Context: an optimization exercise on an open-source flow, tuned for small area and a short achievable clock period. The choices shown serve that exercise and are no tape-out recipe.
The RTL was checked by simulation tests, not by an equivalence proof against the original design.
The series may have gaps, and a smaller design here may also do less where the tests do not look.

--- run.sh ---
#!/bin/bash
# synth_recipe.tcl (not shown) runs the flow's synth.tcl, then flattens the netlist and writes it again
# the make line also repeats each setting of config.mk as NAME=value (left out here)
make -C /OpenROAD-flow-scripts/flow DESIGN_CONFIG=/design/flow/config.mk WORK_HOME=/design/flow/orfs CLKGATE_MAP_FILE= SYNTH_SCRIPT=/design/flow/synth_recipe.tcl finish
--- config.mk ---
export PLATFORM = sky130hd
export DESIGN_NAME = Circle_Area_Calculator
export DESIGN_NICKNAME = Circle_Area_Calculator
export VERILOG_FILES = /design/flow/design.v
export SDC_FILE = /design/flow/constraint.sdc
export NUM_CORES = 4
export LEC_CHECK = 0
export CAP_MARGIN = 20
export CORE_MARGIN = 2
export CORE_UTILIZATION = 40
export SLEW_MARGIN = 20
--- constraint.sdc ---
create_clock -name core_clock -period 30.0 [get_ports {clk}]
set_input_delay 6.0000 -clock core_clock [delete_from_list [all_inputs] [get_ports {clk}]]
set_output_delay 6.0000 -clock core_clock [all_outputs]
set_load 0.01 [all_outputs]
--- design.v ---
module EntryBox(Ai, Bi, Pi, Gi);
  input Ai, Bi;
  output Pi, Gi;
  wire Pi, Gi;
  xor(Pi, Ai, Bi);
  and(Gi, Ai, Bi);
endmodule
module GenerateBox(Pi, Gi, Gki, G);
  input Pi, Gi, Gki;
  output G;
  wire G;
  wire w1, w2;
  and(w1, Pi, Gki);
  or(G, w1, Gi);
endmodule
module PropagateBox(Pi, Gi, Pki, Gki, P, G);
  input Pi, Gi, Pki, Gki;
  output P, G;
  wire P, G;
  and(P, Pi, Pki);  
  GenerateBox gbox(.Pi(Pi), .Gi(Gi), .Gki(Gki), .G(G));
endmodule
module SumBlock(Pi, Gki, Si);
  input Pi, Gki;
  output Si;
  wire Si;
  xor(Si, Pi, Gki);
endmodule
`timescale 1ns / 1ns
module KoggeStoneAdder8bit(A, B, Ci, S, Co);
  input Ci;
  input [7:0] A, B;
  output [7:0] S;
  output Co;
  wire [7:0] S;
  wire Co;
  wire P00, P01, P02, P03, P04, P05, P06, P07;
  wire G00, G01, G02, G03, G04, G05, G06, G07;
  wire P11, P12, P13, P14, P15, P16, P17;
  wire G10, G11, G12, G13, G14, G15, G16, G17;
  wire P23, P24, P25, P26, P27;
  wire G21, G22, G23, G24, G25, G26, G27;
  wire P37;
  wire G33, G34, G35, G36;
  EntryBox E0(.Ai(A[0]), .Bi(B[0]), .Pi(P00), .Gi(G00));
  EntryBox E1(.Ai(A[1]), .Bi(B[1]), .Pi(P01), .Gi(G01));
  EntryBox E2(.Ai(A[2]), .Bi(B[2]), .Pi(P02), .Gi(G02));
  EntryBox E3(.Ai(A[3]), .Bi(B[3]), .Pi(P03), .Gi(G03));
  EntryBox E4(.Ai(A[4]), .Bi(B[4]), .Pi(P04), .Gi(G04));
  EntryBox E5(.Ai(A[5]), .Bi(B[5]), .Pi(P05), .Gi(G05));
  EntryBox E6(.Ai(A[6]), .Bi(B[6]), .Pi(P06), .Gi(G06));
  EntryBox E7(.Ai(A[7]), .Bi(B[7]), .Pi(P07), .Gi(G07));
  GenerateBox  GB10 (.Pi(P00), .Gi(G00), .Gki(Ci),  .G(G10));
  PropagateBox PB11 (.Pi(P01), .Gi(G01), .Pki(P00), .Gki(G00), .P(P11), .G(G11));
  PropagateBox PB12 (.Pi(P02), .Gi(G02), .Pki(P01), .Gki(G01), .P(P12), .G(G12));
  PropagateBox PB13 (.Pi(P03), .Gi(G03), .Pki(P02), .Gki(G02), .P(P13), .G(G13));
  PropagateBox PB14 (.Pi(P04), .Gi(G04), .Pki(P03), .Gki(G03), .P(P14), .G(G14));
  PropagateBox PB15 (.Pi(P05), .Gi(G05), .Pki(P04), .Gki(G04), .P(P15), .G(G15));
  PropagateBox PB16 (.Pi(P06), .Gi(G06), .Pki(P05), .Gki(G05), .P(P16), .G(G16));
  PropagateBox PB17 (.Pi(P07), .Gi(G07), .Pki(P06), .Gki(G06), .P(P17), .G(G17));
  GenerateBox  GB21 (.Pi(P11), .Gi(G11), .Gki(Ci),  .G(G21));
  GenerateBox  GB22 (.Pi(P12), .Gi(G12), .Gki(G10), .G(G22));
  PropagateBox PB23 (.Pi(P13), .Gi(G13), .Pki(P11), .Gki(G11), .P(P23), .G(G23));
  PropagateBox PB24 (.Pi(P14), .Gi(G14), .Pki(P12), .Gki(G12), .P(P24), .G(G24));
  PropagateBox PB25 (.Pi(P15), .Gi(G15), .Pki(P13), .Gki(G13), .P(P25), .G(G25));
  PropagateBox PB26 (.Pi(P16), .Gi(G16), .Pki(P14), .Gki(G14), .P(P26), .G(G26));
  PropagateBox PB27 (.Pi(P17), .Gi(G17), .Pki(P15), .Gki(G15), .P(P27), .G(G27));
  GenerateBox  GB33 (.Pi(P23), .Gi(G23), .Gki(Ci),  .G(G33));
  GenerateBox  GB34 (.Pi(P24), .Gi(G24), .Gki(G10), .G(G34));
  GenerateBox  GB35 (.Pi(P25), .Gi(G25), .Gki(G21), .G(G35));
  GenerateBox  GB36 (.Pi(P26), .Gi(G26), .Gki(G22), .G(G36));
  PropagateBox PB37 (.Pi(P27), .Gi(G27), .Pki(P23), .Gki(G23), .P(P37), .G(G37));
  GenerateBox  GB47 (.Pi(P37), .Gi(G37), .Gki(Ci), .G(Co)); 
  SumBlock S0(.Pi(P00), .Gki(Ci),  .Si(S[0]));
  SumBlock S1(.Pi(P01), .Gki(G10), .Si(S[1]));
  SumBlock S2(.Pi(P02), .Gki(G21), .Si(S[2]));
  SumBlock S3(.Pi(P03), .Gki(G22), .Si(S[3]));
  SumBlock S4(.Pi(P04), .Gki(G33), .Si(S[4]));
  SumBlock S5(.Pi(P05), .Gki(G34), .Si(S[5]));
  SumBlock S6(.Pi(P06), .Gki(G35), .Si(S[6]));
  SumBlock S7(.Pi(P07), .Gki(G36), .Si(S[7]));
endmodule
`timescale 1ns / 1ns
module KSA_24bit(Ci, A, B, S, Co);
	input Ci;						 
	input [23:0] A, B;			 
	output wire [23:0] S;		 
	output wire Co;				 
	wire W1, W2;
	KoggeStoneAdder8bit KSA0(.A(A[7:0]),   .B(B[7:0]),   .Ci(Ci), .S(S[7:0]),   .Co(W1));
	KoggeStoneAdder8bit KSA1(.A(A[15:8]),  .B(B[15:8]),  .Ci(W1), .S(S[15:8]),  .Co(W2));
	KoggeStoneAdder8bit KSA2(.A(A[23:16]), .B(B[23:16]), .Ci(W2), .S(S[23:16]), .Co(Co));
endmodule
`timescale 1ns / 1ns
module KSA_48bit(Ci, A, B, S, Co);
	input Ci;						 
	input [47:0] A, B;			 
	output wire [47:0] S;		 
	output wire Co;				 
	wire W1, W2, W3, W4, W5;
	KoggeStoneAdder8bit KSA0(.A(A[7:0]),   .B(B[7:0]),   .Ci(Ci), .S(S[7:0]),   .Co(W1));
	KoggeStoneAdder8bit KSA1(.A(A[15:8]),  .B(B[15:8]),  .Ci(W1), .S(S[15:8]),  .Co(W2));
	KoggeStoneAdder8bit KSA2(.A(A[23:16]), .B(B[23:16]), .Ci(W2), .S(S[23:16]), .Co(W3));
	KoggeStoneAdder8bit KSA3(.A(A[31:24]), .B(B[31:24]), .Ci(W3), .S(S[31:24]), .Co(W4));
	KoggeStoneAdder8bit KSA4(.A(A[39:32]), .B(B[39:32]), .Ci(W4), .S(S[39:32]), .Co(W5));
	KoggeStoneAdder8bit KSA5(.A(A[47:40]), .B(B[47:40]), .Ci(W5), .S(S[47:40]), .Co(Co));
endmodule
module Mux(sel,in0,in1,out);
input wire sel;
input wire [23:0] in0,in1;
output wire [23:0] out;
assign out=(sel)? in1:in0;
endmodule
`timescale 1ns / 1ps
module FSA_24bit_u(Multiplicand, Multiplier, Result);
	input wire [23:0] Multiplicand;
	input wire [23:0] Multiplier;
	output wire [47:0] Result;
	wire [47:0] W0,	 W1,  W2,  W3,  W4,  W5,  W6,  W7,  W8,  W9,  W10, W11;
	wire [47:0] W12, W13, W14, W15, W16, W17, W18, W19, W20, W21;
	wire [23:0] WAND0,	WAND1,	WAND2,	WAND3,	WAND4,	WAND5,	WAND6,	WAND7; 
	wire [23:0] WAND8,	WAND9,	WAND10, WAND11, WAND12, WAND13, WAND14, WAND15; 
	wire [23:0] WAND16, WAND17, WAND18, WAND19, WAND20, WAND21, WAND22, WAND23;
	and(WAND0[0], Multiplicand[0], Multiplier[0]);
	and(WAND0[1], Multiplicand[1], Multiplier[0]);
	and(WAND0[2], Multiplicand[2], Multiplier[0]);
	and(WAND0[3], Multiplicand[3], Multiplier[0]);
	and(WAND0[4], Multiplicand[4], Multiplier[0]);
	and(WAND0[5], Multiplicand[5], Multiplier[0]);
	and(WAND0[6], Multiplicand[6], Multiplier[0]);
	and(WAND0[7], Multiplicand[7], Multiplier[0]);
	and(WAND0[8], Multiplicand[8], Multiplier[0]);
	and(WAND0[9], Multiplicand[9], Multiplier[0]);
	and(WAND0[10], Multiplicand[10], Multiplier[0]);
	and(WAND0[11], Multiplicand[11], Multiplier[0]);
	and(WAND0[12], Multiplicand[12], Multiplier[0]);
	and(WAND0[13], Multiplicand[13], Multiplier[0]);
	and(WAND0[14], Multiplicand[14], Multiplier[0]);
	and(WAND0[15], Multiplicand[15], Multiplier[0]);
	and(WAND0[16], Multiplicand[16], Multiplier[0]);
	and(WAND0[17], Multiplicand[17], Multiplier[0]);
	and(WAND0[18], Multiplicand[18], Multiplier[0]);
	and(WAND0[19], Multiplicand[19], Multiplier[0]);
	and(WAND0[20], Multiplicand[20], Multiplier[0]);
	and(WAND0[21], Multiplicand[21], Multiplier[0]);
	and(WAND0[22], Multiplicand[22], Multiplier[0]);
	and(WAND0[23], Multiplicand[23], Multiplier[0]);
	and(WAND1[0], Multiplicand[0], Multiplier[1]);
	and(WAND1[1], Multiplicand[1], Multiplier[1]);
	and(WAND1[2], Multiplicand[2], Multiplier[1]);
	and(WAND1[3], Multiplicand[3], Multiplier[1]);
	and(WAND1[4], Multiplicand[4], Multiplier[1]);
	and(WAND1[5], Multiplicand[5], Multiplier[1]);
	and(WAND1[6], Multiplicand[6], Multiplier[1]);
	and(WAND1[7], Multiplicand[7], Multiplier[1]);
	and(WAND1[8], Multiplicand[8], Multiplier[1]);
	and(WAND1[9], Multiplicand[9], Multiplier[1]);
	and(WAND1[10], Multiplicand[10], Multiplier[1]);
	and(WAND1[11], Multiplicand[11], Multiplier[1]);
	and(WAND1[12], Multiplicand[12], Multiplier[1]);
	and(WAND1[13], Multiplicand[13], Multiplier[1]);
	and(WAND1[14], Multiplicand[14], Multiplier[1]);
	and(WAND1[15], Multiplicand[15], Multiplier[1]);
	and(WAND1[16], Multiplicand[16], Multiplier[1]);
	and(WAND1[17], Multiplicand[17], Multiplier[1]);
	and(WAND1[18], Multiplicand[18], Multiplier[1]);
	and(WAND1[19], Multiplicand[19], Multiplier[1]);
	and(WAND1[20], Multiplicand[20], Multiplier[1]);
	and(WAND1[21], Multiplicand[21], Multiplier[1]);
	and(WAND1[22], Multiplicand[22], Multiplier[1]);
	and(WAND1[23], Multiplicand[23], Multiplier[1]);
	and(WAND2[0], Multiplicand[0], Multiplier[2]);
	and(WAND2[1], Multiplicand[1], Multiplier[2]);
	and(WAND2[2], Multiplicand[2], Multiplier[2]);
	and(WAND2[3], Multiplicand[3], Multiplier[2]);
	and(WAND2[4], Multiplicand[4], Multiplier[2]);
	and(WAND2[5], Multiplicand[5], Multiplier[2]);
	and(WAND2[6], Multiplicand[6], Multiplier[2]);
	and(WAND2[7], Multiplicand[7], Multiplier[2]);
	and(WAND2[8], Multiplicand[8], Multiplier[2]);
	and(WAND2[9], Multiplicand[9], Multiplier[2]);
	and(WAND2[10], Multiplicand[10], Multiplier[2]);
	and(WAND2[11], Multiplicand[11], Multiplier[2]);
	and(WAND2[12], Multiplicand[12], Multiplier[2]);
	and(WAND2[13], Multiplicand[13], Multiplier[2]);
	and(WAND2[14], Multiplicand[14], Multiplier[2]);
	and(WAND2[15], Multiplicand[15], Multiplier[2]);
	and(WAND2[16], Multiplicand[16], Multiplier[2]);
	and(WAND2[17], Multiplicand[17], Multiplier[2]);
	and(WAND2[18], Multiplicand[18], Multiplier[2]);
	and(WAND2[19], Multiplicand[19], Multiplier[2]);
	and(WAND2[20], Multiplicand[20], Multiplier[2]);
	and(WAND2[21], Multiplicand[21], Multiplier[2]);
	and(WAND2[22], Multiplicand[22], Multiplier[2]);
	and(WAND2[23], Multiplicand[23], Multiplier[2]);
	and(WAND3[0], Multiplicand[0], Multiplier[3]);
	and(WAND3[1], Multiplicand[1], Multiplier[3]);
	and(WAND3[2], Multiplicand[2], Multiplier[3]);
	and(WAND3[3], Multiplicand[3], Multiplier[3]);
	and(WAND3[4], Multiplicand[4], Multiplier[3]);
	and(WAND3[5], Multiplicand[5], Multiplier[3]);
	and(WAND3[6], Multiplicand[6], Multiplier[3]);
	and(WAND3[7], Multiplicand[7], Multiplier[3]);
	and(WAND3[8], Multiplicand[8], Multiplier[3]);
	and(WAND3[9], Multiplicand[9], Multiplier[3]);
	and(WAND3[10], Multiplicand[10], Multiplier[3]);
	and(WAND3[11], Multiplicand[11], Multiplier[3]);
	and(WAND3[12], Multiplicand[12], Multiplier[3]);
	and(WAND3[13], Multiplicand[13], Multiplier[3]);
	and(WAND3[14], Multiplicand[14], Multiplier[3]);
	and(WAND3[15], Multiplicand[15], Multiplier[3]);
	and(WAND3[16], Multiplicand[16], Multiplier[3]);
	and(WAND3[17], Multiplicand[17], Multiplier[3]);
	and(WAND3[18], Multiplicand[18], Multiplier[3]);
	and(WAND3[19], Multiplicand[19], Multiplier[3]);
	and(WAND3[20], Multiplicand[20], Multiplier[3]);
	and(WAND3[21], Multiplicand[21], Multiplier[3]);
	and(WAND3[22], Multiplicand[22], Multiplier[3]);
	and(WAND3[23], Multiplicand[23], Multiplier[3]);
	and(WAND4[0], Multiplicand[0], Multiplier[4]);
	and(WAND4[1], Multiplicand[1], Multiplier[4]);
	and(WAND4[2], Multiplicand[2], Multiplier[4]);
	and(WAND4[3], Multiplicand[3], Multiplier[4]);
	and(WAND4[4], Multiplicand[4], Multiplier[4]);
	and(WAND4[5], Multiplicand[5], Multiplier[4]);
	and(WAND4[6], Multiplicand[6], Multiplier[4]);
	and(WAND4[7], Multiplicand[7], Multiplier[4]);
	and(WAND4[8], Multiplicand[8], Multiplier[4]);
	and(WAND4[9], Multiplicand[9], Multiplier[4]);
	and(WAND4[10], Multiplicand[10], Multiplier[4]);
	and(WAND4[11], Multiplicand[11], Multiplier[4]);
	and(WAND4[12], Multiplicand[12], Multiplier[4]);
	and(WAND4[13], Multiplicand[13], Multiplier[4]);
	and(WAND4[14], Multiplicand[14], Multiplier[4]);
	and(WAND4[15], Multiplicand[15], Multiplier[4]);
	and(WAND4[16], Multiplicand[16], Multiplier[4]);
	and(WAND4[17], Multiplicand[17], Multiplier[4]);
	and(WAND4[18], Multiplicand[18], Multiplier[4]);
	and(WAND4[19], Multiplicand[19], Multiplier[4]);
	and(WAND4[20], Multiplicand[20], Multiplier[4]);
	and(WAND4[21], Multiplicand[21], Multiplier[4]);
	and(WAND4[22], Multiplicand[22], Multiplier[4]);
	and(WAND4[23], Multiplicand[23], Multiplier[4]);
	and(WAND5[0], Multiplicand[0], Multiplier[5]);
	and(WAND5[1], Multiplicand[1], Multiplier[5]);
	and(WAND5[2], Multiplicand[2], Multiplier[5]);
	and(WAND5[3], Multiplicand[3], Multiplier[5]);
	and(WAND5[4], Multiplicand[4], Multiplier[5]);
	and(WAND5[5], Multiplicand[5], Multiplier[5]);
	and(WAND5[6], Multiplicand[6], Multiplier[5]);
	and(WAND5[7], Multiplicand[7], Multiplier[5]);
	and(WAND5[8], Multiplicand[8], Multiplier[5]);
	and(WAND5[9], Multiplicand[9], Multiplier[5]);
	and(WAND5[10], Multiplicand[10], Multiplier[5]);
	and(WAND5[11], Multiplicand[11], Multiplier[5]);
	and(WAND5[12], Multiplicand[12], Multiplier[5]);
	and(WAND5[13], Multiplicand[13], Multiplier[5]);
	and(WAND5[14], Multiplicand[14], Multiplier[5]);
	and(WAND5[15], Multiplicand[15], Multiplier[5]);
	and(WAND5[16], Multiplicand[16], Multiplier[5]);
	and(WAND5[17], Multiplicand[17], Multiplier[5]);
	and(WAND5[18], Multiplicand[18], Multiplier[5]);
	and(WAND5[19], Multiplicand[19], Multiplier[5]);
	and(WAND5[20], Multiplicand[20], Multiplier[5]);
	and(WAND5[21], Multiplicand[21], Multiplier[5]);
	and(WAND5[22], Multiplicand[22], Multiplier[5]);
	and(WAND5[23], Multiplicand[23], Multiplier[5]);
	and(WAND6[0], Multiplicand[0], Multiplier[6]);
	and(WAND6[1], Multiplicand[1], Multiplier[6]);
	and(WAND6[2], Multiplicand[2], Multiplier[6]);
	and(WAND6[3], Multiplicand[3], Multiplier[6]);
	and(WAND6[4], Multiplicand[4], Multiplier[6]);
	and(WAND6[5], Multiplicand[5], Multiplier[6]);
	and(WAND6[6], Multiplicand[6], Multiplier[6]);
	and(WAND6[7], Multiplicand[7], Multiplier[6]);
	and(WAND6[8], Multiplicand[8], Multiplier[6]);
	and(WAND6[9], Multiplicand[9], Multiplier[6]);
	and(WAND6[10], Multiplicand[10], Multiplier[6]);
	and(WAND6[11], Multiplicand[11], Multiplier[6]);
	and(WAND6[12], Multiplicand[12], Multiplier[6]);
	and(WAND6[13], Multiplicand[13], Multiplier[6]);
	and(WAND6[14], Multiplicand[14], Multiplier[6]);
	and(WAND6[15], Multiplicand[15], Multiplier[6]);
	and(WAND6[16], Multiplicand[16], Multiplier[6]);
	and(WAND6[17], Multiplicand[17], Multiplier[6]);
	and(WAND6[18], Multiplicand[18], Multiplier[6]);
	and(WAND6[19], Multiplicand[19], Multiplier[6]);
	and(WAND6[20], Multiplicand[20], Multiplier[6]);
	and(WAND6[21], Multiplicand[21], Multiplier[6]);
	and(WAND6[22], Multiplicand[22], Multiplier[6]);
	and(WAND6[23], Multiplicand[23], Multiplier[6]);
	and(WAND7[0], Multiplicand[0], Multiplier[7]);
	and(WAND7[1], Multiplicand[1], Multiplier[7]);
	and(WAND7[2], Multiplicand[2], Multiplier[7]);
	and(WAND7[3], Multiplicand[3], Multiplier[7]);
	and(WAND7[4], Multiplicand[4], Multiplier[7]);
	and(WAND7[5], Multiplicand[5], Multiplier[7]);
	and(WAND7[6], Multiplicand[6], Multiplier[7]);
	and(WAND7[7], Multiplicand[7], Multiplier[7]);
	and(WAND7[8], Multiplicand[8], Multiplier[7]);
	and(WAND7[9], Multiplicand[9], Multiplier[7]);
	and(WAND7[10], Multiplicand[10], Multiplier[7]);
	and(WAND7[11], Multiplicand[11], Multiplier[7]);
	and(WAND7[12], Multiplicand[12], Multiplier[7]);
	and(WAND7[13], Multiplicand[13], Multiplier[7]);
	and(WAND7[14], Multiplicand[14], Multiplier[7]);
	and(WAND7[15], Multiplicand[15], Multiplier[7]);
	and(WAND7[16], Multiplicand[16], Multiplier[7]);
	and(WAND7[17], Multiplicand[17], Multiplier[7]);
	and(WAND7[18], Multiplicand[18], Multiplier[7]);
	and(WAND7[19], Multiplicand[19], Multiplier[7]);
	and(WAND7[20], Multiplicand[20], Multiplier[7]);
	and(WAND7[21], Multiplicand[21], Multiplier[7]);
	and(WAND7[22], Multiplicand[22], Multiplier[7]);
	and(WAND7[23], Multiplicand[23], Multiplier[7]);
	and(WAND8[0], Multiplicand[0], Multiplier[8]);
	and(WAND8[1], Multiplicand[1], Multiplier[8]);
	and(WAND8[2], Multiplicand[2], Multiplier[8]);
	and(WAND8[3], Multiplicand[3], Multiplier[8]);
	and(WAND8[4], Multiplicand[4], Multiplier[8]);
	and(WAND8[5], Multiplicand[5], Multiplier[8]);
	and(WAND8[6], Multiplicand[6], Multiplier[8]);
	and(WAND8[7], Multiplicand[7], Multiplier[8]);
	and(WAND8[8], Multiplicand[8], Multiplier[8]);
	and(WAND8[9], Multiplicand[9], Multiplier[8]);
	and(WAND8[10], Multiplicand[10], Multiplier[8]);
	and(WAND8[11], Multiplicand[11], Multiplier[8]);
	and(WAND8[12], Multiplicand[12], Multiplier[8]);
	and(WAND8[13], Multiplicand[13], Multiplier[8]);
	and(WAND8[14], Multiplicand[14], Multiplier[8]);
	and(WAND8[15], Multiplicand[15], Multiplier[8]);
	and(WAND8[16], Multiplicand[16], Multiplier[8]);
	and(WAND8[17], Multiplicand[17], Multiplier[8]);
	and(WAND8[18], Multiplicand[18], Multiplier[8]);
	and(WAND8[19], Multiplicand[19], Multiplier[8]);
	and(WAND8[20], Multiplicand[20], Multiplier[8]);
	and(WAND8[21], Multiplicand[21], Multiplier[8]);
	and(WAND8[22], Multiplicand[22], Multiplier[8]);
	and(WAND8[23], Multiplicand[23], Multiplier[8]);
	and(WAND9[0], Multiplicand[0], Multiplier[9]);
	and(WAND9[1], Multiplicand[1], Multiplier[9]);
	and(WAND9[2], Multiplicand[2], Multiplier[9]);
	and(WAND9[3], Multiplicand[3], Multiplier[9]);
	and(WAND9[4], Multiplicand[4], Multiplier[9]);
	and(WAND9[5], Multiplicand[5], Multiplier[9]);
	and(WAND9[6], Multiplicand[6], Multiplier[9]);
	and(WAND9[7], Multiplicand[7], Multiplier[9]);
	and(WAND9[8], Multiplicand[8], Multiplier[9]);
	and(WAND9[9], Multiplicand[9], Multiplier[9]);
	and(WAND9[10], Multiplicand[10], Multiplier[9]);
	and(WAND9[11], Multiplicand[11], Multiplier[9]);
	and(WAND9[12], Multiplicand[12], Multiplier[9]);
	and(WAND9[13], Multiplicand[13], Multiplier[9]);
	and(WAND9[14], Multiplicand[14], Multiplier[9]);
	and(WAND9[15], Multiplicand[15], Multiplier[9]);
	and(WAND9[16], Multiplicand[16], Multiplier[9]);
	and(WAND9[17], Multiplicand[17], Multiplier[9]);
	and(WAND9[18], Multiplicand[18], Multiplier[9]);
	and(WAND9[19], Multiplicand[19], Multiplier[9]);
	and(WAND9[20], Multiplicand[20], Multiplier[9]);
	and(WAND9[21], Multiplicand[21], Multiplier[9]);
	and(WAND9[22], Multiplicand[22], Multiplier[9]);
	and(WAND9[23], Multiplicand[23], Multiplier[9]);
	and(WAND10[0], Multiplicand[0], Multiplier[10]);
	and(WAND10[1], Multiplicand[1], Multiplier[10]);
	and(WAND10[2], Multiplicand[2], Multiplier[10]);
	and(WAND10[3], Multiplicand[3], Multiplier[10]);
	and(WAND10[4], Multiplicand[4], Multiplier[10]);
	and(WAND10[5], Multiplicand[5], Multiplier[10]);
	and(WAND10[6], Multiplicand[6], Multiplier[10]);
	and(WAND10[7], Multiplicand[7], Multiplier[10]);
	and(WAND10[8], Multiplicand[8], Multiplier[10]);
	and(WAND10[9], Multiplicand[9], Multiplier[10]);
	and(WAND10[10], Multiplicand[10], Multiplier[10]);
	and(WAND10[11], Multiplicand[11], Multiplier[10]);
	and(WAND10[12], Multiplicand[12], Multiplier[10]);
	and(WAND10[13], Multiplicand[13], Multiplier[10]);
	and(WAND10[14], Multiplicand[14], Multiplier[10]);
	and(WAND10[15], Multiplicand[15], Multiplier[10]);
	and(WAND10[16], Multiplicand[16], Multiplier[10]);
	and(WAND10[17], Multiplicand[17], Multiplier[10]);
	and(WAND10[18], Multiplicand[18], Multiplier[10]);
	and(WAND10[19], Multiplicand[19], Multiplier[10]);
	and(WAND10[20], Multiplicand[20], Multiplier[10]);
	and(WAND10[21], Multiplicand[21], Multiplier[10]);
	and(WAND10[22], Multiplicand[22], Multiplier[10]);
	and(WAND10[23], Multiplicand[23], Multiplier[10]);
	and(WAND11[0], Multiplicand[0], Multiplier[11]);
	and(WAND11[1], Multiplicand[1], Multiplier[11]);
	and(WAND11[2], Multiplicand[2], Multiplier[11]);
	and(WAND11[3], Multiplicand[3], Multiplier[11]);
	and(WAND11[4], Multiplicand[4], Multiplier[11]);
	and(WAND11[5], Multiplicand[5], Multiplier[11]);
	and(WAND11[6], Multiplicand[6], Multiplier[11]);
	and(WAND11[7], Multiplicand[7], Multiplier[11]);
	and(WAND11[8], Multiplicand[8], Multiplier[11]);
	and(WAND11[9], Multiplicand[9], Multiplier[11]);
	and(WAND11[10], Multiplicand[10], Multiplier[11]);
	and(WAND11[11], Multiplicand[11], Multiplier[11]);
	and(WAND11[12], Multiplicand[12], Multiplier[11]);
	and(WAND11[13], Multiplicand[13], Multiplier[11]);
	and(WAND11[14], Multiplicand[14], Multiplier[11]);
	and(WAND11[15], Multiplicand[15], Multiplier[11]);
	and(WAND11[16], Multiplicand[16], Multiplier[11]);
	and(WAND11[17], Multiplicand[17], Multiplier[11]);
	and(WAND11[18], Multiplicand[18], Multiplier[11]);
	and(WAND11[19], Multiplicand[19], Multiplier[11]);
	and(WAND11[20], Multiplicand[20], Multiplier[11]);
	and(WAND11[21], Multiplicand[21], Multiplier[11]);
	and(WAND11[22], Multiplicand[22], Multiplier[11]);
	and(WAND11[23], Multiplicand[23], Multiplier[11]);
	and(WAND12[0], Multiplicand[0], Multiplier[12]);
	and(WAND12[1], Multiplicand[1], Multiplier[12]);
	and(WAND12[2], Multiplicand[2], Multiplier[12]);
	and(WAND12[3], Multiplicand[3], Multiplier[12]);
	and(WAND12[4], Multiplicand[4], Multiplier[12]);
	and(WAND12[5], Multiplicand[5], Multiplier[12]);
	and(WAND12[6], Multiplicand[6], Multiplier[12]);
	and(WAND12[7], Multiplicand[7], Multiplier[12]);
	and(WAND12[8], Multiplicand[8], Multiplier[12]);
	and(WAND12[9], Multiplicand[9], Multiplier[12]);
	and(WAND12[10], Multiplicand[10], Multiplier[12]);
	and(WAND12[11], Multiplicand[11], Multiplier[12]);
	and(WAND12[12], Multiplicand[12], Multiplier[12]);
	and(WAND12[13], Multiplicand[13], Multiplier[12]);
	and(WAND12[14], Multiplicand[14], Multiplier[12]);
	and(WAND12[15], Multiplicand[15], Multiplier[12]);
	and(WAND12[16], Multiplicand[16], Multiplier[12]);
	and(WAND12[17], Multiplicand[17], Multiplier[12]);
	and(WAND12[18], Multiplicand[18], Multiplier[12]);
	and(WAND12[19], Multiplicand[19], Multiplier[12]);
	and(WAND12[20], Multiplicand[20], Multiplier[12]);
	and(WAND12[21], Multiplicand[21], Multiplier[12]);
	and(WAND12[22], Multiplicand[22], Multiplier[12]);
	and(WAND12[23], Multiplicand[23], Multiplier[12]);
	and(WAND13[0], Multiplicand[0], Multiplier[13]);
	and(WAND13[1], Multiplicand[1], Multiplier[13]);
	and(WAND13[2], Multiplicand[2], Multiplier[13]);
	and(WAND13[3], Multiplicand[3], Multiplier[13]);
	and(WAND13[4], Multiplicand[4], Multiplier[13]);
	and(WAND13[5], Multiplicand[5], Multiplier[13]);
	and(WAND13[6], Multiplicand[6], Multiplier[13]);
	and(WAND13[7], Multiplicand[7], Multiplier[13]);
	and(WAND13[8], Multiplicand[8], Multiplier[13]);
	and(WAND13[9], Multiplicand[9], Multiplier[13]);
	and(WAND13[10], Multiplicand[10], Multiplier[13]);
	and(WAND13[11], Multiplicand[11], Multiplier[13]);
	and(WAND13[12], Multiplicand[12], Multiplier[13]);
	and(WAND13[13], Multiplicand[13], Multiplier[13]);
	and(WAND13[14], Multiplicand[14], Multiplier[13]);
	and(WAND13[15], Multiplicand[15], Multiplier[13]);
	and(WAND13[16], Multiplicand[16], Multiplier[13]);
	and(WAND13[17], Multiplicand[17], Multiplier[13]);
	and(WAND13[18], Multiplicand[18], Multiplier[13]);
	and(WAND13[19], Multiplicand[19], Multiplier[13]);
	and(WAND13[20], Multiplicand[20], Multiplier[13]);
	and(WAND13[21], Multiplicand[21], Multiplier[13]);
	and(WAND13[22], Multiplicand[22], Multiplier[13]);
	and(WAND13[23], Multiplicand[23], Multiplier[13]);
	and(WAND14[0], Multiplicand[0], Multiplier[14]);
	and(WAND14[1], Multiplicand[1], Multiplier[14]);
	and(WAND14[2], Multiplicand[2], Multiplier[14]);
	and(WAND14[3], Multiplicand[3], Multiplier[14]);
	and(WAND14[4], Multiplicand[4], Multiplier[14]);
	and(WAND14[5], Multiplicand[5], Multiplier[14]);
	and(WAND14[6], Multiplicand[6], Multiplier[14]);
	and(WAND14[7], Multiplicand[7], Multiplier[14]);
	and(WAND14[8], Multiplicand[8], Multiplier[14]);
	and(WAND14[9], Multiplicand[9], Multiplier[14]);
	and(WAND14[10], Multiplicand[10], Multiplier[14]);
	and(WAND14[11], Multiplicand[11], Multiplier[14]);
	and(WAND14[12], Multiplicand[12], Multiplier[14]);
	and(WAND14[13], Multiplicand[13], Multiplier[14]);
	and(WAND14[14], Multiplicand[14], Multiplier[14]);
	and(WAND14[15], Multiplicand[15], Multiplier[14]);
	and(WAND14[16], Multiplicand[16], Multiplier[14]);
	and(WAND14[17], Multiplicand[17], Multiplier[14]);
	and(WAND14[18], Multiplicand[18], Multiplier[14]);
	and(WAND14[19], Multiplicand[19], Multiplier[14]);
	and(WAND14[20], Multiplicand[20], Multiplier[14]);
	and(WAND14[21], Multiplicand[21], Multiplier[14]);
	and(WAND14[22], Multiplicand[22], Multiplier[14]);
	and(WAND14[23], Multiplicand[23], Multiplier[14]);
	and(WAND15[0], Multiplicand[0], Multiplier[15]);
	and(WAND15[1], Multiplicand[1], Multiplier[15]);
	and(WAND15[2], Multiplicand[2], Multiplier[15]);
	and(WAND15[3], Multiplicand[3], Multiplier[15]);
	and(WAND15[4], Multiplicand[4], Multiplier[15]);
	and(WAND15[5], Multiplicand[5], Multiplier[15]);
	and(WAND15[6], Multiplicand[6], Multiplier[15]);
	and(WAND15[7], Multiplicand[7], Multiplier[15]);
	and(WAND15[8], Multiplicand[8], Multiplier[15]);
	and(WAND15[9], Multiplicand[9], Multiplier[15]);
	and(WAND15[10], Multiplicand[10], Multiplier[15]);
	and(WAND15[11], Multiplicand[11], Multiplier[15]);
	and(WAND15[12], Multiplicand[12], Multiplier[15]);
	and(WAND15[13], Multiplicand[13], Multiplier[15]);
	and(WAND15[14], Multiplicand[14], Multiplier[15]);
	and(WAND15[15], Multiplicand[15], Multiplier[15]);
	and(WAND15[16], Multiplicand[16], Multiplier[15]);
	and(WAND15[17], Multiplicand[17], Multiplier[15]);
	and(WAND15[18], Multiplicand[18], Multiplier[15]);
	and(WAND15[19], Multiplicand[19], Multiplier[15]);
	and(WAND15[20], Multiplicand[20], Multiplier[15]);
	and(WAND15[21], Multiplicand[21], Multiplier[15]);
	and(WAND15[22], Multiplicand[22], Multiplier[15]);
	and(WAND15[23], Multiplicand[23], Multiplier[15]);
	and(WAND16[0], Multiplicand[0], Multiplier[16]);
	and(WAND16[1], Multiplicand[1], Multiplier[16]);
	and(WAND16[2], Multiplicand[2], Multiplier[16]);
	and(WAND16[3], Multiplicand[3], Multiplier[16]);
	and(WAND16[4], Multiplicand[4], Multiplier[16]);
	and(WAND16[5], Multiplicand[5], Multiplier[16]);
	and(WAND16[6], Multiplicand[6], Multiplier[16]);
	and(WAND16[7], Multiplicand[7], Multiplier[16]);
	and(WAND16[8], Multiplicand[8], Multiplier[16]);
	and(WAND16[9], Multiplicand[9], Multiplier[16]);
	and(WAND16[10], Multiplicand[10], Multiplier[16]);
	and(WAND16[11], Multiplicand[11], Multiplier[16]);
	and(WAND16[12], Multiplicand[12], Multiplier[16]);
	and(WAND16[13], Multiplicand[13], Multiplier[16]);
	and(WAND16[14], Multiplicand[14], Multiplier[16]);
	and(WAND16[15], Multiplicand[15], Multiplier[16]);
	and(WAND16[16], Multiplicand[16], Multiplier[16]);
	and(WAND16[17], Multiplicand[17], Multiplier[16]);
	and(WAND16[18], Multiplicand[18], Multiplier[16]);
	and(WAND16[19], Multiplicand[19], Multiplier[16]);
	and(WAND16[20], Multiplicand[20], Multiplier[16]);
	and(WAND16[21], Multiplicand[21], Multiplier[16]);
	and(WAND16[22], Multiplicand[22], Multiplier[16]);
	and(WAND16[23], Multiplicand[23], Multiplier[16]);
	and(WAND17[0], Multiplicand[0], Multiplier[17]);
	and(WAND17[1], Multiplicand[1], Multiplier[17]);
	and(WAND17[2], Multiplicand[2], Multiplier[17]);
	and(WAND17[3], Multiplicand[3], Multiplier[17]);
	and(WAND17[4], Multiplicand[4], Multiplier[17]);
	and(WAND17[5], Multiplicand[5], Multiplier[17]);
	and(WAND17[6], Multiplicand[6], Multiplier[17]);
	and(WAND17[7], Multiplicand[7], Multiplier[17]);
	and(WAND17[8], Multiplicand[8], Multiplier[17]);
	and(WAND17[9], Multiplicand[9], Multiplier[17]);
	and(WAND17[10], Multiplicand[10], Multiplier[17]);
	and(WAND17[11], Multiplicand[11], Multiplier[17]);
	and(WAND17[12], Multiplicand[12], Multiplier[17]);
	and(WAND17[13], Multiplicand[13], Multiplier[17]);
	and(WAND17[14], Multiplicand[14], Multiplier[17]);
	and(WAND17[15], Multiplicand[15], Multiplier[17]);
	and(WAND17[16], Multiplicand[16], Multiplier[17]);
	and(WAND17[17], Multiplicand[17], Multiplier[17]);
	and(WAND17[18], Multiplicand[18], Multiplier[17]);
	and(WAND17[19], Multiplicand[19], Multiplier[17]);
	and(WAND17[20], Multiplicand[20], Multiplier[17]);
	and(WAND17[21], Multiplicand[21], Multiplier[17]);
	and(WAND17[22], Multiplicand[22], Multiplier[17]);
	and(WAND17[23], Multiplicand[23], Multiplier[17]);
	and(WAND18[0], Multiplicand[0], Multiplier[18]);
	and(WAND18[1], Multiplicand[1], Multiplier[18]);
	and(WAND18[2], Multiplicand[2], Multiplier[18]);
	and(WAND18[3], Multiplicand[3], Multiplier[18]);
	and(WAND18[4], Multiplicand[4], Multiplier[18]);
	and(WAND18[5], Multiplicand[5], Multiplier[18]);
	and(WAND18[6], Multiplicand[6], Multiplier[18]);
	and(WAND18[7], Multiplicand[7], Multiplier[18]);
	and(WAND18[8], Multiplicand[8], Multiplier[18]);
	and(WAND18[9], Multiplicand[9], Multiplier[18]);
	and(WAND18[10], Multiplicand[10], Multiplier[18]);
	and(WAND18[11], Multiplicand[11], Multiplier[18]);
	and(WAND18[12], Multiplicand[12], Multiplier[18]);
	and(WAND18[13], Multiplicand[13], Multiplier[18]);
	and(WAND18[14], Multiplicand[14], Multiplier[18]);
	and(WAND18[15], Multiplicand[15], Multiplier[18]);
	and(WAND18[16], Multiplicand[16], Multiplier[18]);
	and(WAND18[17], Multiplicand[17], Multiplier[18]);
	and(WAND18[18], Multiplicand[18], Multiplier[18]);
	and(WAND18[19], Multiplicand[19], Multiplier[18]);
	and(WAND18[20], Multiplicand[20], Multiplier[18]);
	and(WAND18[21], Multiplicand[21], Multiplier[18]);
	and(WAND18[22], Multiplicand[22], Multiplier[18]);
	and(WAND18[23], Multiplicand[23], Multiplier[18]);
	and(WAND19[0], Multiplicand[0], Multiplier[19]);
	and(WAND19[1], Multiplicand[1], Multiplier[19]);
	and(WAND19[2], Multiplicand[2], Multiplier[19]);
	and(WAND19[3], Multiplicand[3], Multiplier[19]);
	and(WAND19[4], Multiplicand[4], Multiplier[19]);
	and(WAND19[5], Multiplicand[5], Multiplier[19]);
	and(WAND19[6], Multiplicand[6], Multiplier[19]);
	and(WAND19[7], Multiplicand[7], Multiplier[19]);
	and(WAND19[8], Multiplicand[8], Multiplier[19]);
	and(WAND19[9], Multiplicand[9], Multiplier[19]);
	and(WAND19[10], Multiplicand[10], Multiplier[19]);
	and(WAND19[11], Multiplicand[11], Multiplier[19]);
	and(WAND19[12], Multiplicand[12], Multiplier[19]);
	and(WAND19[13], Multiplicand[13], Multiplier[19]);
	and(WAND19[14], Multiplicand[14], Multiplier[19]);
	and(WAND19[15], Multiplicand[15], Multiplier[19]);
	and(WAND19[16], Multiplicand[16], Multiplier[19]);
	and(WAND19[17], Multiplicand[17], Multiplier[19]);
	and(WAND19[18], Multiplicand[18], Multiplier[19]);
	and(WAND19[19], Multiplicand[19], Multiplier[19]);
	and(WAND19[20], Multiplicand[20], Multiplier[19]);
	and(WAND19[21], Multiplicand[21], Multiplier[19]);
	and(WAND19[22], Multiplicand[22], Multiplier[19]);
	and(WAND19[23], Multiplicand[23], Multiplier[19]);
	and(WAND20[0], Multiplicand[0], Multiplier[20]);
	and(WAND20[1], Multiplicand[1], Multiplier[20]);
	and(WAND20[2], Multiplicand[2], Multiplier[20]);
	and(WAND20[3], Multiplicand[3], Multiplier[20]);
	and(WAND20[4], Multiplicand[4], Multiplier[20]);
	and(WAND20[5], Multiplicand[5], Multiplier[20]);
	and(WAND20[6], Multiplicand[6], Multiplier[20]);
	and(WAND20[7], Multiplicand[7], Multiplier[20]);
	and(WAND20[8], Multiplicand[8], Multiplier[20]);
	and(WAND20[9], Multiplicand[9], Multiplier[20]);
	and(WAND20[10], Multiplicand[10], Multiplier[20]);
	and(WAND20[11], Multiplicand[11], Multiplier[20]);
	and(WAND20[12], Multiplicand[12], Multiplier[20]);
	and(WAND20[13], Multiplicand[13], Multiplier[20]);
	and(WAND20[14], Multiplicand[14], Multiplier[20]);
	and(WAND20[15], Multiplicand[15], Multiplier[20]);
	and(WAND20[16], Multiplicand[16], Multiplier[20]);
	and(WAND20[17], Multiplicand[17], Multiplier[20]);
	and(WAND20[18], Multiplicand[18], Multiplier[20]);
	and(WAND20[19], Multiplicand[19], Multiplier[20]);
	and(WAND20[20], Multiplicand[20], Multiplier[20]);
	and(WAND20[21], Multiplicand[21], Multiplier[20]);
	and(WAND20[22], Multiplicand[22], Multiplier[20]);
	and(WAND20[23], Multiplicand[23], Multiplier[20]);
	and(WAND21[0], Multiplicand[0], Multiplier[21]);
	and(WAND21[1], Multiplicand[1], Multiplier[21]);
	and(WAND21[2], Multiplicand[2], Multiplier[21]);
	and(WAND21[3], Multiplicand[3], Multiplier[21]);
	and(WAND21[4], Multiplicand[4], Multiplier[21]);
	and(WAND21[5], Multiplicand[5], Multiplier[21]);
	and(WAND21[6], Multiplicand[6], Multiplier[21]);
	and(WAND21[7], Multiplicand[7], Multiplier[21]);
	and(WAND21[8], Multiplicand[8], Multiplier[21]);
	and(WAND21[9], Multiplicand[9], Multiplier[21]);
	and(WAND21[10], Multiplicand[10], Multiplier[21]);
	and(WAND21[11], Multiplicand[11], Multiplier[21]);
	and(WAND21[12], Multiplicand[12], Multiplier[21]);
	and(WAND21[13], Multiplicand[13], Multiplier[21]);
	and(WAND21[14], Multiplicand[14], Multiplier[21]);
	and(WAND21[15], Multiplicand[15], Multiplier[21]);
	and(WAND21[16], Multiplicand[16], Multiplier[21]);
	and(WAND21[17], Multiplicand[17], Multiplier[21]);
	and(WAND21[18], Multiplicand[18], Multiplier[21]);
	and(WAND21[19], Multiplicand[19], Multiplier[21]);
	and(WAND21[20], Multiplicand[20], Multiplier[21]);
	and(WAND21[21], Multiplicand[21], Multiplier[21]);
	and(WAND21[22], Multiplicand[22], Multiplier[21]);
	and(WAND21[23], Multiplicand[23], Multiplier[21]);
	and(WAND22[0], Multiplicand[0], Multiplier[22]);
	and(WAND22[1], Multiplicand[1], Multiplier[22]);
	and(WAND22[2], Multiplicand[2], Multiplier[22]);
	and(WAND22[3], Multiplicand[3], Multiplier[22]);
	and(WAND22[4], Multiplicand[4], Multiplier[22]);
	and(WAND22[5], Multiplicand[5], Multiplier[22]);
	and(WAND22[6], Multiplicand[6], Multiplier[22]);
	and(WAND22[7], Multiplicand[7], Multiplier[22]);
	and(WAND22[8], Multiplicand[8], Multiplier[22]);
	and(WAND22[9], Multiplicand[9], Multiplier[22]);
	and(WAND22[10], Multiplicand[10], Multiplier[22]);
	and(WAND22[11], Multiplicand[11], Multiplier[22]);
	and(WAND22[12], Multiplicand[12], Multiplier[22]);
	and(WAND22[13], Multiplicand[13], Multiplier[22]);
	and(WAND22[14], Multiplicand[14], Multiplier[22]);
	and(WAND22[15], Multiplicand[15], Multiplier[22]);
	and(WAND22[16], Multiplicand[16], Multiplier[22]);
	and(WAND22[17], Multiplicand[17], Multiplier[22]);
	and(WAND22[18], Multiplicand[18], Multiplier[22]);
	and(WAND22[19], Multiplicand[19], Multiplier[22]);
	and(WAND22[20], Multiplicand[20], Multiplier[22]);
	and(WAND22[21], Multiplicand[21], Multiplier[22]);
	and(WAND22[22], Multiplicand[22], Multiplier[22]);
	and(WAND22[23], Multiplicand[23], Multiplier[22]);
	and(WAND23[0], Multiplicand[0], Multiplier[23]);
	and(WAND23[1], Multiplicand[1], Multiplier[23]);
	and(WAND23[2], Multiplicand[2], Multiplier[23]);
	and(WAND23[3], Multiplicand[3], Multiplier[23]);
	and(WAND23[4], Multiplicand[4], Multiplier[23]);
	and(WAND23[5], Multiplicand[5], Multiplier[23]);
	and(WAND23[6], Multiplicand[6], Multiplier[23]);
	and(WAND23[7], Multiplicand[7], Multiplier[23]);
	and(WAND23[8], Multiplicand[8], Multiplier[23]);
	and(WAND23[9], Multiplicand[9], Multiplier[23]);
	and(WAND23[10], Multiplicand[10], Multiplier[23]);
	and(WAND23[11], Multiplicand[11], Multiplier[23]);
	and(WAND23[12], Multiplicand[12], Multiplier[23]);
	and(WAND23[13], Multiplicand[13], Multiplier[23]);
	and(WAND23[14], Multiplicand[14], Multiplier[23]);
	and(WAND23[15], Multiplicand[15], Multiplier[23]);
	and(WAND23[16], Multiplicand[16], Multiplier[23]);
	and(WAND23[17], Multiplicand[17], Multiplier[23]);
	and(WAND23[18], Multiplicand[18], Multiplier[23]);
	and(WAND23[19], Multiplicand[19], Multiplier[23]);
	and(WAND23[20], Multiplicand[20], Multiplier[23]);
	and(WAND23[21], Multiplicand[21], Multiplier[23]);
	and(WAND23[22], Multiplicand[22], Multiplier[23]);
	and(WAND23[23], Multiplicand[23], Multiplier[23]);
	KSA_48bit KSA0  (.Ci(1'b0), .A({24'b0, WAND0}),         .B({23'b0, WAND1, 1'b0}),   .S(W0),  .Co());
	KSA_48bit KSA1  (.Ci(1'b0), .A({22'b0, WAND2, 2'b0}),   .B({21'b0, WAND3, 3'b0}),   .S(W1),  .Co());
	KSA_48bit KSA2  (.Ci(1'b0), .A({20'b0, WAND4, 4'b0}),   .B({19'b0, WAND5, 5'b0}),   .S(W2),  .Co());
	KSA_48bit KSA3  (.Ci(1'b0), .A({18'b0, WAND6, 6'b0}),   .B({17'b0, WAND7, 7'b0}),   .S(W3),  .Co());
	KSA_48bit KSA4  (.Ci(1'b0), .A({16'b0, WAND8, 8'b0}),   .B({15'b0, WAND9, 9'b0}),   .S(W4),  .Co());
	KSA_48bit KSA5  (.Ci(1'b0), .A({14'b0, WAND10, 10'b0}), .B({13'b0, WAND11, 11'b0}), .S(W5),  .Co());
	KSA_48bit KSA6  (.Ci(1'b0), .A({12'b0, WAND12, 12'b0}), .B({11'b0, WAND13, 13'b0}), .S(W6),  .Co());
	KSA_48bit KSA7  (.Ci(1'b0), .A({10'b0, WAND14, 14'b0}), .B({9'b0, WAND15, 15'b0}),  .S(W7),  .Co());
	KSA_48bit KSA8  (.Ci(1'b0), .A({8'b0, WAND16, 16'b0}),  .B({7'b0, WAND17, 17'b0}),  .S(W8),  .Co());
	KSA_48bit KSA9  (.Ci(1'b0), .A({6'b0, WAND18, 18'b0}),  .B({5'b0, WAND19, 19'b0}),  .S(W9),  .Co());
	KSA_48bit KSA10 (.Ci(1'b0), .A({4'b0, WAND20, 20'b0}),  .B({3'b0, WAND21, 21'b0}),  .S(W10), .Co());
	KSA_48bit KSA11 (.Ci(1'b0), .A({2'b0, WAND22, 22'b0}),  .B({1'b0, WAND23, 23'b0}),  .S(W11), .Co());
	KSA_48bit KSA12 (.Ci(1'b0), .A(W0),    .B(W1),    .S(W12),   .Co());
	KSA_48bit KSA13 (.Ci(1'b0), .A(W2),    .B(W3),    .S(W13),   .Co());
	KSA_48bit KSA14 (.Ci(1'b0), .A(W4),    .B(W5),    .S(W14),   .Co());
	KSA_48bit KSA15 (.Ci(1'b0), .A(W6),    .B(W7),    .S(W15),   .Co());
	KSA_48bit KSA16 (.Ci(1'b0), .A(W8),    .B(W9),    .S(W16),   .Co());
	KSA_48bit KSA17 (.Ci(1'b0), .A(W10),   .B(W11),   .S(W17),   .Co());
	KSA_48bit KSA18 (.Ci(1'b0), .A(W12),   .B(W13),   .S(W18),   .Co());
	KSA_48bit KSA19 (.Ci(1'b0), .A(W14),   .B(W15),   .S(W19),   .Co());
	KSA_48bit KSA20 (.Ci(1'b0), .A(W16),   .B(W17),   .S(W20),   .Co());
	KSA_48bit KSA21 (.Ci(1'b0), .A(W18),   .B(W19),   .S(W21),   .Co());
	KSA_48bit KSA22 (.Ci(1'b0), .A(W20),   .B(W21),   .S(Result),   .Co());
endmodule
`timescale 1ns / 1ps
module FloatMultiplier_rounding(Multiplicand, Multiplier, Result);
	input wire [31:0] Multiplicand;
	input wire [31:0] Multiplier;
	output wire [31:0] Result;
	wire [47:0] Wmult;
	wire [23:0] Wmux, Wround;
	wire [7:0] WE1;
	FSA_24bit_u Mult( .Multiplicand({1'b1,Multiplicand[22:0]}), .Multiplier({1'b1,Multiplier[22:0]}), .Result(Wmult));
	Mux m2to1( .sel(Wmult[47]), .in0(Wmult[45:22]), .in1(Wmult[46:23]), .out(Wmux));
	KSA_24bit addr( .Ci(Wmux[0]), .A({1'b0,Wmux[23:1]}), .B(24'b0), .S(Wround), .Co());
	assign Result[22:0] = Wround[22:0];
	KoggeStoneAdder8bit Add1( .A(Multiplicand[30:23]), .B(8'b10000001), .Ci(Wmult[47]), .S(WE1), .Co());
	KoggeStoneAdder8bit Add2( .A(WE1), .B(Multiplier[30:23]), .Ci(Wround[23]), .S(Result[30:23]), .Co());
	xor x1(Result[31],Multiplicand[31],Multiplier[31]);
endmodule
module Circle_Area_Calculator(clk, rst, radius, area);
  input wire clk, rst;
  input wire [31:0] radius;
  output reg [31:0] area;
  wire [31:0] Square_radius, Result;
  parameter Pi = 32'b01000000010010010000111111010000;
  FloatMultiplier_rounding FM0(.Multiplicand(radius), .Multiplier(radius), .Result(Square_radius));
  FloatMultiplier_rounding FM1(.Multiplicand(Square_radius), .Multiplier(Pi), .Result(Result));
  always @(posedge clk) begin
	if(rst) begin
		area[31:0] <= 1'b0;
	end else begin
		area[31:0] <= Result[31:0];
	end
  end
endmodule
==> notes.md, run 1 <==
status=finished clean; Synth top cells by count=630 x ha_1, 416 x xnor2_1, 406 x a21oi_1; max reg flops=31; die footprint=82,920 µm²; worst hold path class=primary input to register; Crit path arrival time=28.89 ns; Leading cell kind=multi-input combinational cells; Setup CP Type=primary input to register; syn avg cell area=7.506 µm²; row cnt=approximately 100; delay-heaviest family, CP=compound AO/OA/AOI/OAI gates; Regs by FF count=area x31; GR Util All Layers=20.52%; register area share after synthesis=1.924%; Met2 Routed Length=41,530 µm; CTS tree=built; Top Metal Used=met4; top_reg_cell synth=dfxtp_1; Yosys Warn Count=2; number of synthesized flops with an enable pin=0; post-route ant nets=0; fraction of standard cell area in multi-input logic=82.21%; non-clock inverter count=352; DR WL met3=1647 µm; ys async rst share=0%; crit path max fanout=6; DIE HEIGHT=approximately 290 µm; Max Freq=0.03485 GHz; Initial Util=40.24%; post-synthesis adder-cell area fraction=between 30 and 40%; Post-CTS Hold Buffers=0; critical path launch point type=primary input; Worst slew margin=between 30% and 40%; initial antenna violation count=0; post-route cell area=about 37,000 µm²; Via density=5.338
## run 1: cell usage in the layout, fill, tap and decap left out, types with 10 or more instances in the layout
cell	synthesis	final
or3_1	19	18
o21ai_1	4	18
a211oi_1	22	21
a21o_1	185	185
a21oi_2	1	30
a211o_1	10	10
clkinv_1	10	10
nand2_1	179	177
a31oi_1	18	17
ha_1	630	625
fa_1	104	96
buf_4	2	312
clkdlybuf4s50_1	0	53
inv_1	339	339
dfxtp_1	31	31
nand4_1	19	19
a21oi_1	406	377
o21a_1	117	117
o21bai_1	110	107
nor3_1	93	92
nand3_1	53	53
o31a_1	10	10
o211ai_1	21	21
a31o_2	21	21
and2_1	198	198
and3_1	30	29
o21ai_0	224	203
or2_2	16	16
nor2b_1	124	122
nand2b_1	98	98
xor2_1	181	181
nor2_1	310	308
xnor2_1	416	414
## run 1: timing repair
item                                    in CTS  in global routing
setup buffers                                2                 12
gates cloned                                 0                  1
pin swaps                                    1                 32
gates resized for setup                      7                113
endpoints found under the setup margin       3                 31
## run 1: worst paths after layout
path / start / endpoint / slack [ns] / cells past startpoint
setup / recovery: radius[2] / area[28] / 1.31 / 133
hold / removal: rst / area[30] / 6.52 / 3
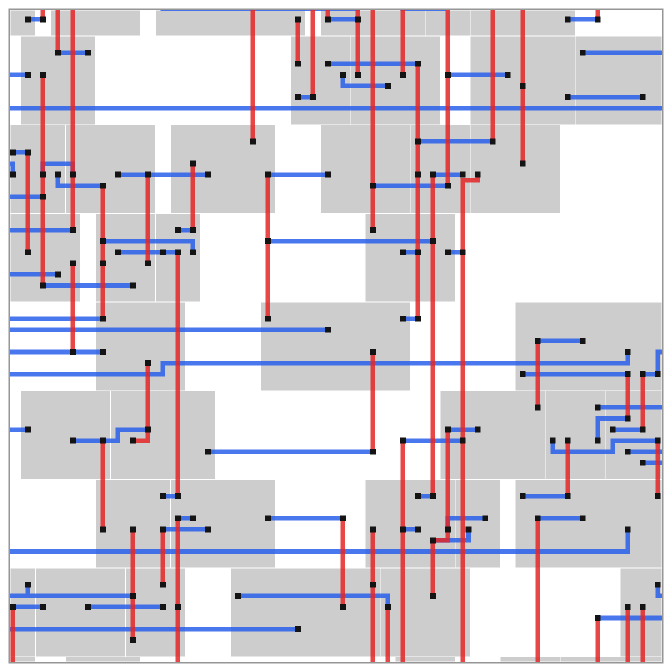
Run 1: layout detail
Window x 134 to 154, y 76 to 96 µm. Cells in gray, sequential cells in the stronger gray; small squares are vias.
Key: blue = met1; red = met2
Most frequent: buf_4 (8), ha_1 (5), a21oi_1 (4). 33 logic cells have their middle in the window. Sequential cells in the window: 0.

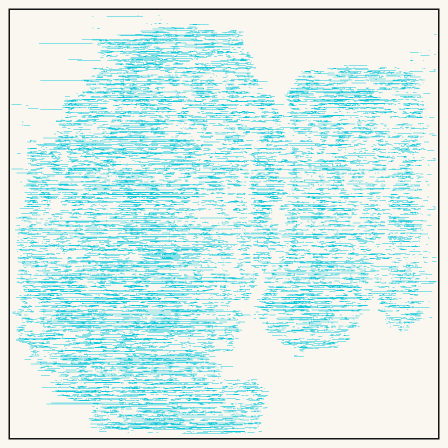
Run 1: met1 routing
The wires run mostly horizontal. 5,146 nets have wire on it. The layer carries 41.6 mm of wire.
Global Route met1 Usage: 27.27%
DR vias: 30,170
final wirelength: 86,370 µm

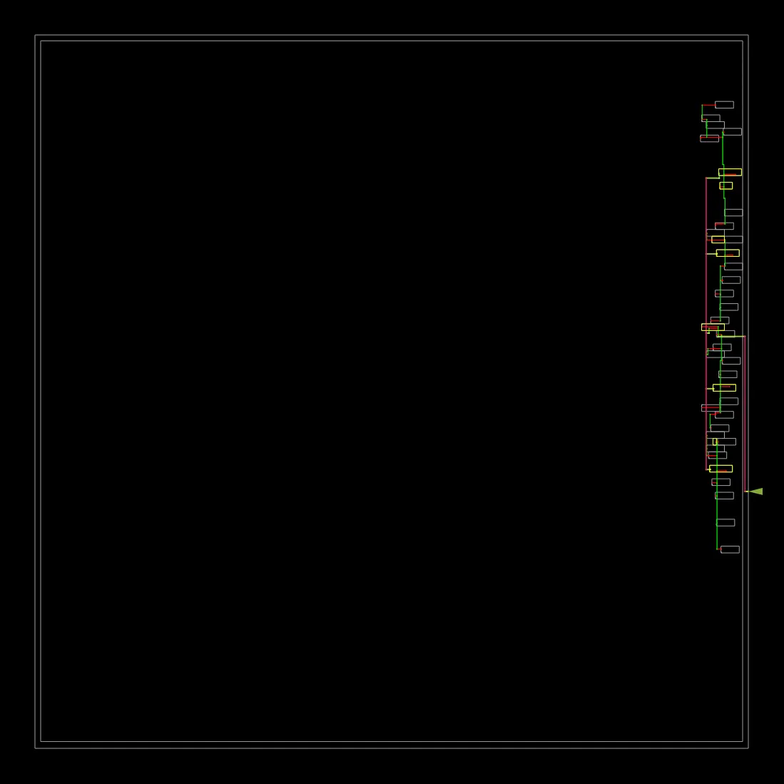
Run 1: clock routing
CTS Buf Count: 5
clock sinks: 31
Seq cells: 31
layout clock buffer count: 8

Run 1, cell outlines without signal wires:
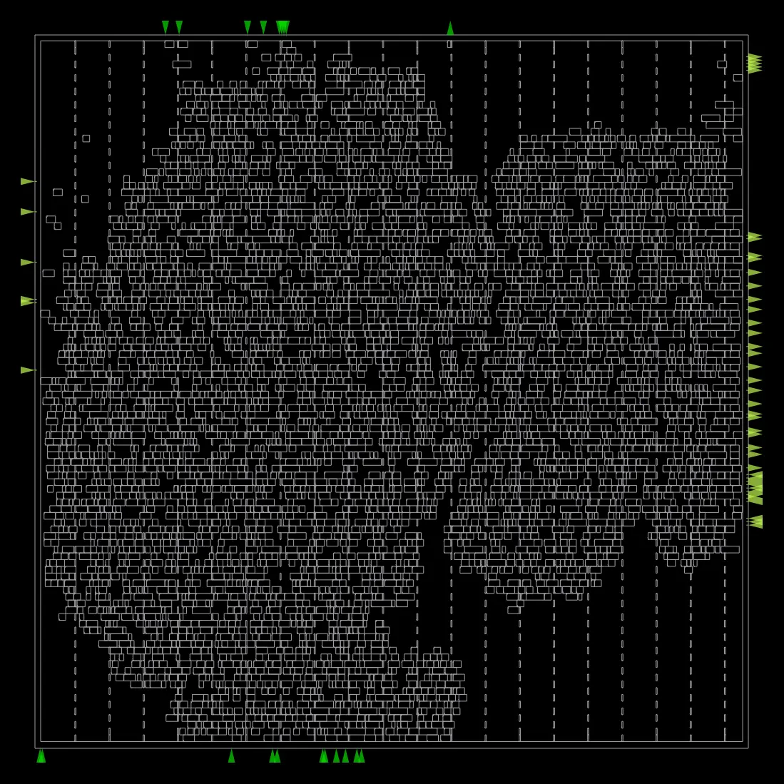

==> run 2: too many edits to list; what changed since run 1 <==
design.v: 755 -> 959 lines; modules unchanged: 0
  Circle_Area_Calculator: edited, 16 -> 959 lines
  removed: EntryBox, GenerateBox, PropagateBox, SumBlock, KoggeStoneAdder8bit, KSA_24bit, KSA_48bit, Mux, FSA_24bit_u, FloatMultiplier_rounding
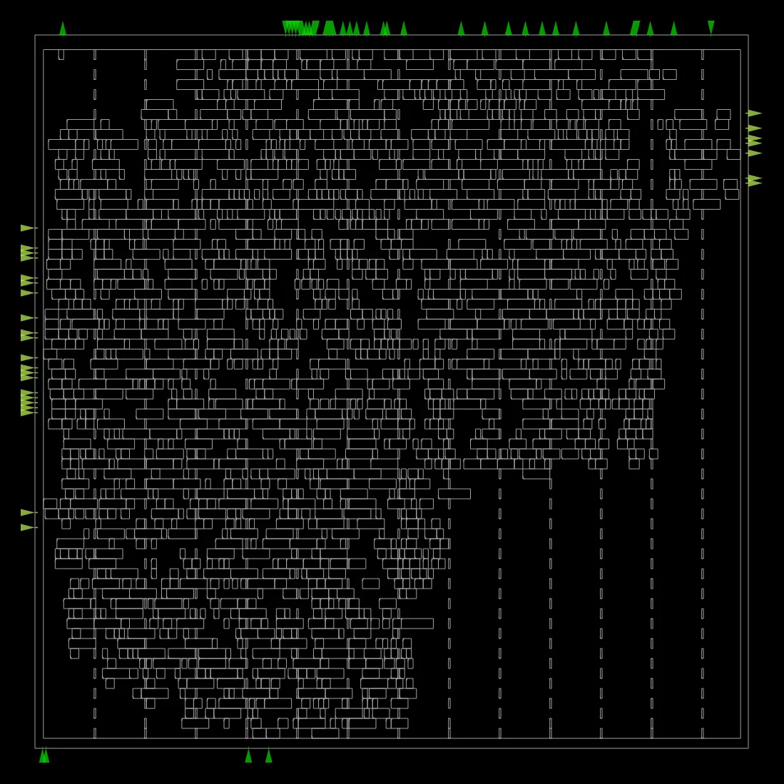
Run 2: cell outlines without signal wires
Layout Cells excl Fill: 2,159
fin util: 44.36%
row cnt: 69
core area: 35,660 µm²
sequential fraction of total cell area: 3.924%

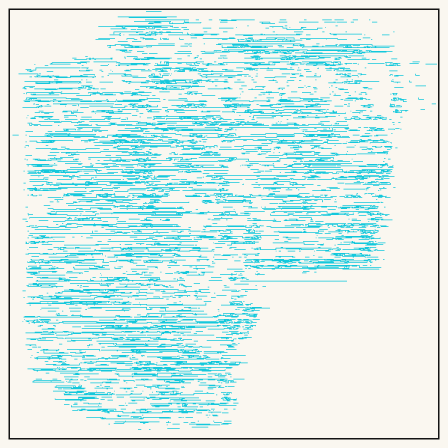
Run 2: met1 routing
The layer carries 17,400 µm of wire. The longest straight run is 52.4 µm. The layer holds 48% of the routed length. The wires run mostly horizontal. 1,971 nets have wire on it.
Global Route met1 Usage: 28.33%
DR vias: 11,050

==> run 2 against run 1 <==
  * Global-route usage shrank 0.33 points
  * Via count shrank 63%
  * Area after synthesis shrank 55%
  * Non-clock buffer count shrank 288
  * First-iteration DRC count shrank 55%
  * Flip-flop and latch count is the same
  * Worst setup slack gained 9.3 ns
  * Maximum frequency grew 48%
==> notes.md, run 2 <==
Reg area=620.6 µm² (unchanged); status=finished clean (unchanged); register area share after synthesis=4.280% (was 1.924%); grt total ovfl=0 (unchanged); Synth top cells by count=358 x inv_1, 300 x fa_1, 213 x and2_1 (was 630 x ha_1, 416 x xnor2_1, 406 x a21oi_1); die footprint=37,790 µm² (was 82,920 µm²); GR Util All Layers=20.19% (was 20.52%); Crit path arrival time=19.59 ns (was 28.89 ns); Initial Util=40.67% (was 40.24%); Setup Fix Bufs, Post-CTS=0 (was 2); critical path launch point type=primary input (unchanged); fraction of standard cell area in multi-input logic=77.56% (was 82.21%); Multi-In Gates=1,207 (was 3,820); multi-input combinational cell area=12,270 µm² (was 30,240 µm²); CTS Buf Count=5 (unchanged); Top Metal Used=met4 (unchanged); syn avg cell area=8.709 µm² (was 7.506 µm²); layout clock buffer count=6 (was 8); number of synthesized flops with an enable pin=0 (unchanged); DIE HEIGHT=194.4 µm (was 288.0 µm); CTS resizes=0 (was 7); Regs by FF count=area x31 (unchanged); DR WL met3=1364 µm (was 1647 µm); routed metal-1 wire length=17,400 µm (was 41,560 µm); Critical Path RT=30.18 ns (was 30.20 ns); post-route ant nets=0 (unchanged); clock sinks=31 (unchanged); Final Hold Fails=0 (unchanged); most frequent cells in the layout=358 x inv_1, 300 x fa_1, 213 x and2_1 (was 625 x ha_1, 414 x xnor2_1, 377 x a21oi_1); worst hold path class=primary input to register (unchanged); final wirelength=36,600 µm (was 86,370 µm); max reg flops=31 (unchanged); clk root buf=clkbuf_16 (unchanged); Met2 Routed Length=17,350 µm (was 41,530 µm); Seq cells=31 (unchanged); Antenna Cells=0 (unchanged); crit path max fanout=39 (was 6); CTS tree=built (unchanged); layout buffering overhead excluding clock cells=5.443% (was 8.479%); Max Freq=0.05151 GHz (was 0.03485 GHz); non-clock inverter count=359 (was 352); initial antenna violation count=0 (unchanged); Setup CP Type=primary input to register (unchanged); ys async rst share=0% (unchanged); Ports=66 (unchanged); Via density=5.117 (was 5.338); top_reg_cell synth=dfxtp_1 (unchanged); Post-CTS Hold Buffers=0 (unchanged); Worst slew margin=28.11% (was 34.56%); Yosys Warn Count=1 (was 2); Clock H-tree levels=2 (unchanged)
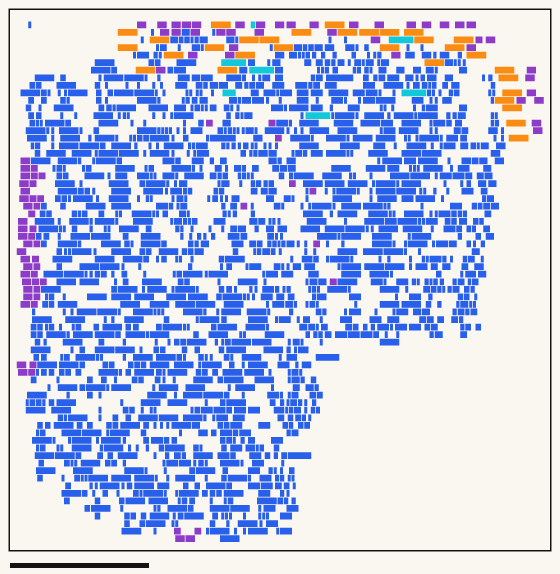
Run 2: cell classes on the final placement
Bar = 50 µm.
Key: purple = other buffers and delay cells [cells 94]; orange = flip-flops [cells 31]; cyan = clock drivers and dummy loads [cells 7]; blue = all other logic [cells 1,566]
post-route cell area: 15,820 µm²

[run 2: per-stage QoR]
stage                     setup slack (ns)  hold slack, ns  utilization [%]  instance area, µm²  cells
after floorplan                      12.94           6.145                -               14500   1665
after global placement               10.33           6.646            43.96               15670   2152
after detailed placement             10.31           6.655            43.96               15670   2152
after CTS                            10.55           6.366            44.36               15820   2159
after global routing                 9.716           6.377            44.36               15820   2159
final                                10.59           6.370            44.36               15820   2159
[run 2: kinds of logic after synthesis]
family                   synth area share [%]
AO/OA/AOI/OAI                           11.29
XOR/XNOR                                2.174
adder cells (fa/ha/maj)                 51.00
buffers and inverters                   11.12
flip-flops                              4.280
multiplexers                           0.9923
other                                 0.02586
AND/OR/NAND/NOR                         19.12
[run 2: final timing paths]
check | start | end | slack, ns | depth (start not counted)
worst max-delay path | radius[4] | area[22] | 10.59 | 47
worst min-delay path | radius[29] | area[30] | 6.37 | 3
[run 2: critical path: cells and delay by family]
kind | cells | cell delay [ns]
compound gates | 20 | 5.14
buf+inv | 7 | 1.94
simple gates | 9 | 1.45
fa+ha+maj | 11 | 5.03

what the ideal ports hide:
In the flow no input, the clock included, has a driving cell. The finished layouts below were timed again as built, in two steps.
Step 1 (the two cells are an assumption about what drives the block):
set clk [get_ports {clk}]
set_driving_cell -lib_cell sky130_fd_sc_hd__clkbuf_16 $clk
set_driving_cell -lib_cell sky130_fd_sc_hd__buf_2 [delete_from_list [all_inputs] $clk]
Step 2 times the ports against the registers' clock, not the clock port: input delays grow and output delays shrink by t, the midpoint of the rising clock arrivals with the driver on.
Three values: no drivers, after step 1, after step 2; two values: the first two.
run | t, ns | slack for setup (ns) | worst setup path after step 2
run 1 | 0.312 | 1.309 / 1.313 / 1.001 | input to register
run 2 | 0.315 | 10.587 / 10.603 / 10.288 | input to register
After both steps every run listed still meets setup and hold. The setup slack of run 1, which loses most, moves by +0.004 ns with the drivers and by -0.308 ns with both steps.
